What follows belongs to an exercise in optimizing a design on an open flow for small area and a short achievable clock period; a production flow would make more cautious choices. In this exercise RTL edits were held to simulation tests only and were not proved equivalent to the original.

## flow/design.v in outline (module list and top-level ports)
// module BitonicStage: 312 lines
// module BitonicStage_1: 472 lines
// module BitonicStage_2: 632 lines
// module BitonicStage_3: 806 lines
// module Bitonic: 1532 lines
// module BitonicSort: 1377 lines
module BitonicSort(
  input        clock,
  input        reset,
  input  [7:0] io_tagIn,
  input  [9:0] io_numberIn_0,
  input  [9:0] io_numberIn_1,
  input  [9:0] io_numberIn_2,
  input  [9:0] io_numberIn_3,
  input  [9:0] io_numberIn_4,
  input  [9:0] io_numberIn_5,
  input  [9:0] io_numberIn_6,
  input  [9:0] io_numberIn_7,
  input  [9:0] io_numberIn_8,
  input  [9:0] io_numberIn_9,
  input  [9:0] io_numberIn_10,
  input  [9:0] io_numberIn_11,
  input  [9:0] io_numberIn_12,
  input  [9:0] io_numberIn_13,
  input  [9:0] io_numberIn_14,
  input  [9:0] io_numberIn_15,
  input  [9:0] io_numberIn_16,
  input  [9:0] io_numberIn_17,
  input  [9:0] io_numberIn_18,
  input  [9:0] io_numberIn_19,
  input  [9:0] io_numberIn_20,
  input  [9:0] io_numberIn_21,
  input  [9:0] io_numberIn_22,
  input  [9:0] io_numberIn_23,
  input  [9:0] io_numberIn_24,
  input  [9:0] io_numberIn_25,
  input  [9:0] io_numberIn_26,
  input  [9:0] io_numberIn_27,
  input  [9:0] io_numberIn_28,
  input  [9:0] io_numberIn_29,
  input  [9:0] io_numberIn_30,
  input  [9:0] io_numberIn_31,
  input  [7:0] io_payloadIn_0,
  input  [7:0] io_payloadIn_1,
  input  [7:0] io_payloadIn_2,
  input  [7:0] io_payloadIn_3,
  input  [7:0] io_payloadIn_4,
  input  [7:0] io_payloadIn_5,
  input  [7:0] io_payloadIn_6,
  input  [7:0] io_payloadIn_7,
  input  [7:0] io_payloadIn_8,
  input  [7:0] io_payloadIn_9,
  input  [7:0] io_payloadIn_10,
  input  [7:0] io_payloadIn_11,
  input  [7:0] io_payloadIn_12,
  // ...
==> flow/run.sh <==
#!/bin/bash
# synth_recipe.tcl (not shown) runs the flow's synth.tcl, then flattens the netlist and writes it again
# the make line also repeats each setting of config.mk as NAME=value (left out here)
make -C /OpenROAD-flow-scripts/flow DESIGN_CONFIG=/design/flow/config.mk WORK_HOME=/design/flow/orfs CLKGATE_MAP_FILE= SYNTH_SCRIPT=/design/flow/synth_recipe.tcl finish
==> flow/config.mk <==
export PLATFORM = sky130hd
export DESIGN_NAME = BitonicSort
export DESIGN_NICKNAME = BitonicSort
export VERILOG_FILES = /design/flow/design.v
export SDC_FILE = /design/flow/constraint.sdc
export NUM_CORES = 8
export LEC_CHECK = 0
export CAP_MARGIN = 20
export CORE_MARGIN = 2
export CORE_UTILIZATION = 40
export SLEW_MARGIN = 20
==> flow/constraint.sdc <==
create_clock -name core_clock -period 6.0 [get_ports {clock}]
set_input_delay 1.2000 -clock core_clock [delete_from_list [all_inputs] [get_ports {clock}]]
set_output_delay 1.2000 -clock core_clock [all_outputs]
set_load 0.01 [all_outputs]
### Pin placement

Pins as bars across the die edge, other pins in grey.
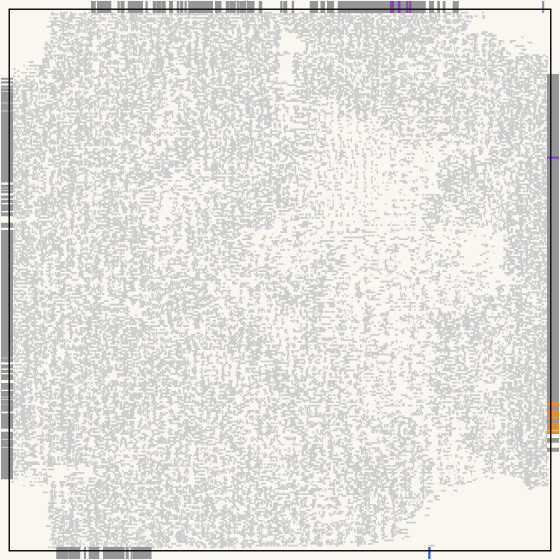
orange -> io_numberOut_30  # pins 10, direction output, edge east
purple -> io_payloadOut_11  # pins 8, direction output, edge 7 north, 1 east
blue -> reset  # pins 1, direction input, edge south
port bufs: 1169
die span in y: 829 um
Die W: 829 um

### Clock network drawn from the DEF

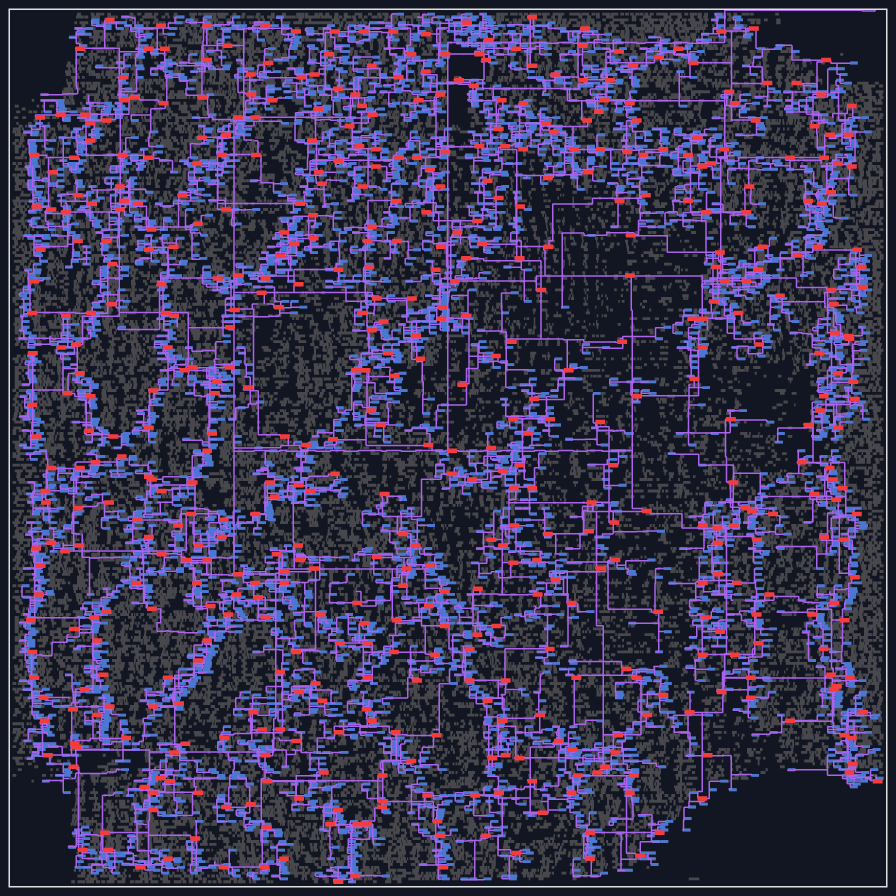
purple -> clock wires  # length 64.3 mm
red -> clock-net drivers  # count 548
blue -> flip-flops  # count 4672
routed clock nets = 549
Clock Latency Late Sink: 1.16 ns
Layout Skew: 0.0716 ns

### Wires at chosen ports, followed through buffers

The bar under the picture is 200 um long.
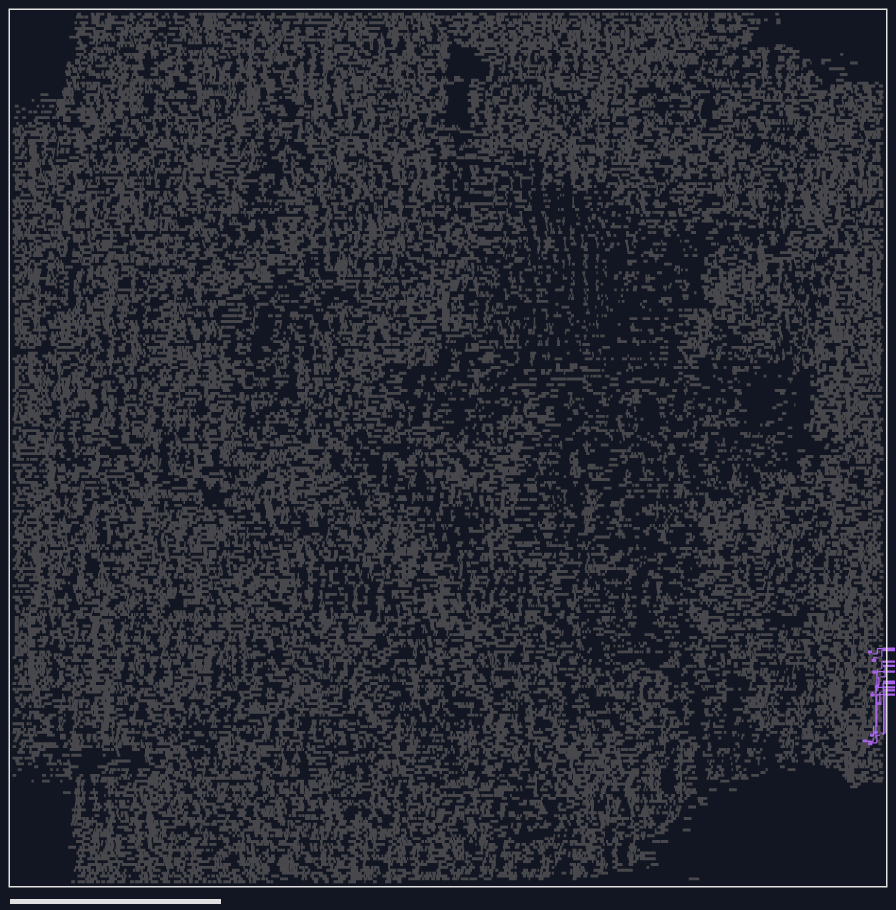
purple -> io_numberOut_30  # direction output, edge east, end cells 10, buffers 10, wire 378 um
IO Count: 1170

### Full-chip view from the flow's report step

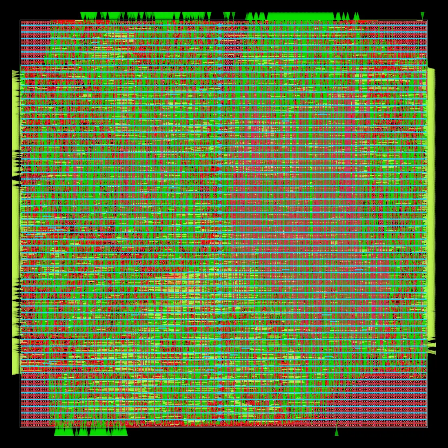
row cnt: 303
final std cells w/o fill: 40353

### The metal 1 layer

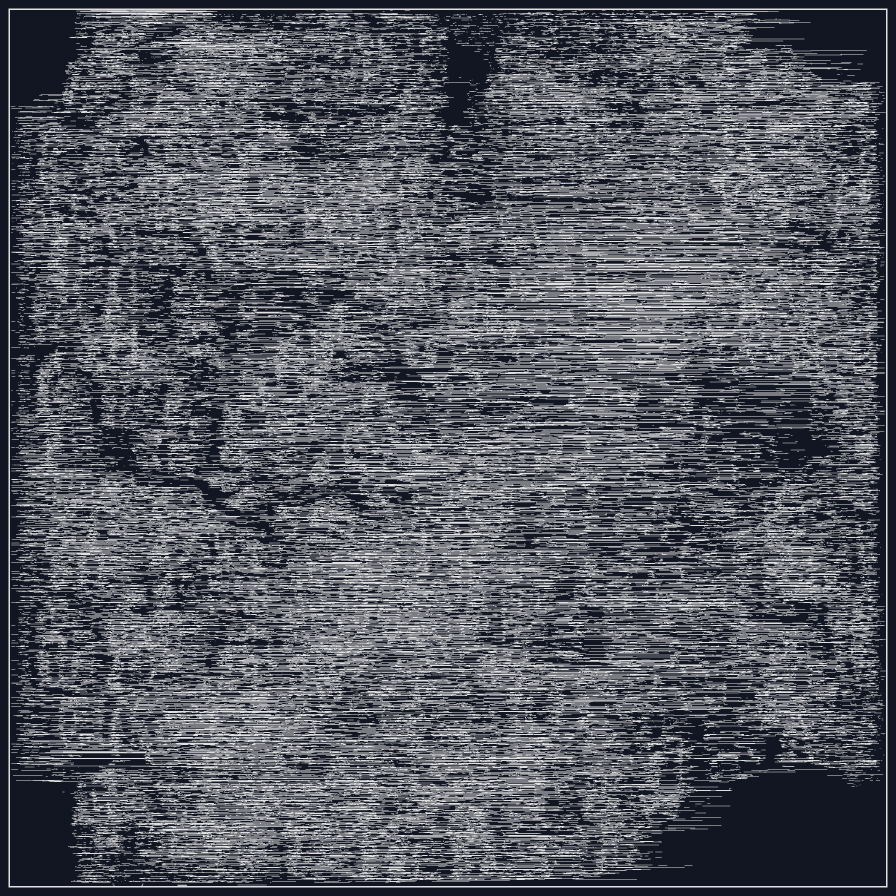
main direction = horizontal
longest straight run = 220 um
nets with wire on the layer = 32031
met1 Resource Use GR: 45.1%
final wirelength: 1220000 um
via count: 228945

==> results.toml <==
[status]
status = "no timing/DRC/antenna violations"

[timing]
tightest_slew_ns = 1.23
maxSlewViolCount = 0
slew-limit-headroom_pct = 17.4
clock.fmax_mhz = 173
fin_ws_ns = 0.233
min_period_ns = 5.77
hold-worst-slack_ns = 0.324
hold_violations = 0
setup_violations = 0
rsz0062_at_grt = "no"
fin_crit_sh_pct = 96.1
fin_setup_tns_ns = 0

[setup_path]
crit_family = "compound AO/OA/AOI/OAI gates"
worstSetupStartpointType = "flop"
max_stage_delay_ns = 0.80
crit_arrival_ns = 4.57
rrSetupSlack_ns = 0.26
path_buf_inv = 3
critPathSlowestCell = "a21oi_4"
path_depth = 10
path_cells = "inv_1, ha_1, a21o_1, a21o_1, a21oi_1, o211ai_1, a21oi_4, buf_4, mux2_2, clkdlybuf4s50_1"
worst_setup_path_end_kind = "output port"
critPathMaxFanout = 21
worst_path_most_repeated_cell = "a21o_1"
critical_path_class = "flop to output port"
cp.required_ns = 4.80
reg2reg_depth = 15

[cts]
clock_tree.root_cell = "clkbuf_16"
cts_buffer_depth = 4
clk_pin_slew_ns = 0.06
clock_sinks = 4672
htreeDepth = 6
cts_tree = "done"
numCtsBuffers = 548

[final_layout]
ff_latch_area_sq_um = 93500
nNetsFinal = 33480
final_util_pct = 46.4
drive_gt1_share_pct = 14.3
nFillCells = 64934
multi_input_area_sq_um = 167000
areaGrowthSynthToFinish_pct = 15.8

[route]
drtIter0Drc = 22638
wl_per_cell_um = 30.3
vias_per_cell = 5.67
drt_pass1_iterations = 7
ant_nets = 0
drc_errors = 0

[flow_run]
maxCapViolations = 0

[die]
core_sq_um = 680000
dieArea_sq_um = 688000
start_util_pct = 40.1

[synthesis]
async_reset_ff_share_pct = 0
ys_ff_latch = 4672
synth_nets = 32621
syn_avg_cell_area_sq_um = 9.12
yosysWarnings = 5
synthCells = 29875
yosys_most_used_dff = "dfxtp_1"
ys_seq_area_share_pct = 34.3
synth_cell_types = 46
synth_edf_count = 0
mappedNetlistArea_sq_um = 273000

[min_path]
hold_depth = 0
hold_class = "flop to flop"

[grt]
grt_usage_pct = 33.9
grt_start_max_net_pins = 229
grt_overflow_total = 0
antenna_found_initial = 159
grt_pass1_vias = 215922
grt_first_pass_wirelength_um = 1680000

[placement]
dp_slack_ns = 0.332
detailed_place_hpwl_um = 1040000
place_congestion = 1.06
## cells in the final DEF (no fill, tap or decap), drive strengths merged, types with 110 or more instances in the layout
cell	instances
a41oi	112
nor2b	576
o21a	162
dfxtp	4672
clkbuf	712
nand2b	1273
diode	185
nand4	224
buf	814
clkinv	110
nor2	356
clkdlybuf4s50	1168
or2	1070
a21o	1844
nor3	528
a21oi	1504
ha	2160
nand2	4162
o21ai	1312
a211oi	454
mux2	1372
mux2i	4312
inv	1387
## cells in the mapped netlist (20+ instances only)
master        n  area share, %
o21ai_0    1312            2.4
nand3_1      92           0.17
nor2_1      335           0.46
a21o_1     1844            5.1
nor4_2       20          0.092
buf_2       173           0.32
a221oi_1     92           0.30
o22ai_1      92           0.21
or2_2      1070            2.5
a211oi_1    434            1.2
nand2b_1   1273            2.9
a211oi_2     20          0.092
mux2i_1    4312             16
buf_8        60           0.33
mux2_2     1372            5.7
nand4_1     224           0.51
and2_1       70           0.16
a2111oi_4    92           0.93
buf_1        61          0.084
nor4_1       20          0.046
nor3_1      528           0.97
nand2_1    4162            5.7
clkbuf_1   1209            1.7
or3b_2       20          0.064
nor3b_1      20          0.055
or3_1        92           0.21
or4_1        20          0.055
inv_1      1332            1.8
buf_4       150           0.41
a21boi_1     20          0.055
ha_1       2160            9.9
and3_1       20          0.046
a21oi_1    1504            2.8
nor2b_1     576            1.3
buf_6        20          0.083
o41a_1       20          0.083
o21a_1      162           0.45
o211ai_1     36          0.099
and3_4       20          0.083
a41oi_1     112           0.36
dfxtp_1    4672             34
## metrics by stage
stage / std cells / cell area [sq um]
after floorplan: 29875 / 273000
after detailed placement: 39176 / 296000
after global placement: 39171 / 295000
after global routing: 40289 / 316000
final: 40353 / 316000
after CTS: 40163 / 315000
## logic make-up (layout without fill, tap and decap cells)
kind of cell / after synthesis / count (layout) / synth area share (%)
AND/OR/NAND/NOR: 8594 / 8594 / 15.5
other: 0 / 185 / 0
multiplexers: 5684 / 5684 / 21.5
adder cells (fa/ha/maj): 2160 / 2160 / 9.92
AO/OA/AOI/OAI: 5760 / 5760 / 14.1
flip-flops: 4672 / 4672 / 34.3
buffers and inverters: 3005 / 4301 / 4.73
## layer usage
layer	vias to the layer above	GRT usage [%]	wire (um)
li1	106225	-	-
met2	8692	53.6	539000
met4	54	17.5	75400
met3	1785	4.65	75800
met1	112189	45.1	533000
met5	-	0	335
## timing repair
action                                 CTS  global route
setup endpoints to repair                0             2
hold buffers                             0             0
resized for setup                        0             1
setup buffers                            0             0
endpoints found under the hold margin    0             0
## final cells by class
| cell class | instances | area share [%] |
|---|---|---|
| multi-input cells | 22198 | 52.9 |
| repair buffers | 1982 | 6.02 |
| well taps | 8997 | 3.57 |
| clock inverters | 275 | 1.33 |
| inverters | 1332 | 1.58 |
| diodes | 185 | 0.147 |
| clock buffers | 712 | 4.85 |
| flip-flops and latches | 4672 | 29.6 |

[re-timing with driven ports]
The flow's constraints put no driver on any port. The routed layout listed below was extracted and timed again, unchanged, in two steps. Step 1 assumes that a clkbuf_16 drives the clock port and a buf_2 every other input. Step 2 also shifts input and output timing later by t, the mid clock arrival at the registers, as if the neighbouring blocks saw the same clock. Slacks: ideal ports / drivers / drivers and shift; pairs: ideal ports / drivers.
shift t [ns]: 1.282
slack for setup (ns): 0.233 / 0.077 / 0.262
worst hold slack (ns): 0.324 / 0.324 / 0.324
worst data-port slew with drivers (ns): 0.12
After both steps setup and hold are still met in this run. For this run, drivers alone change the setup slack by -0.156 ns; drivers and shift together by +0.029 ns.
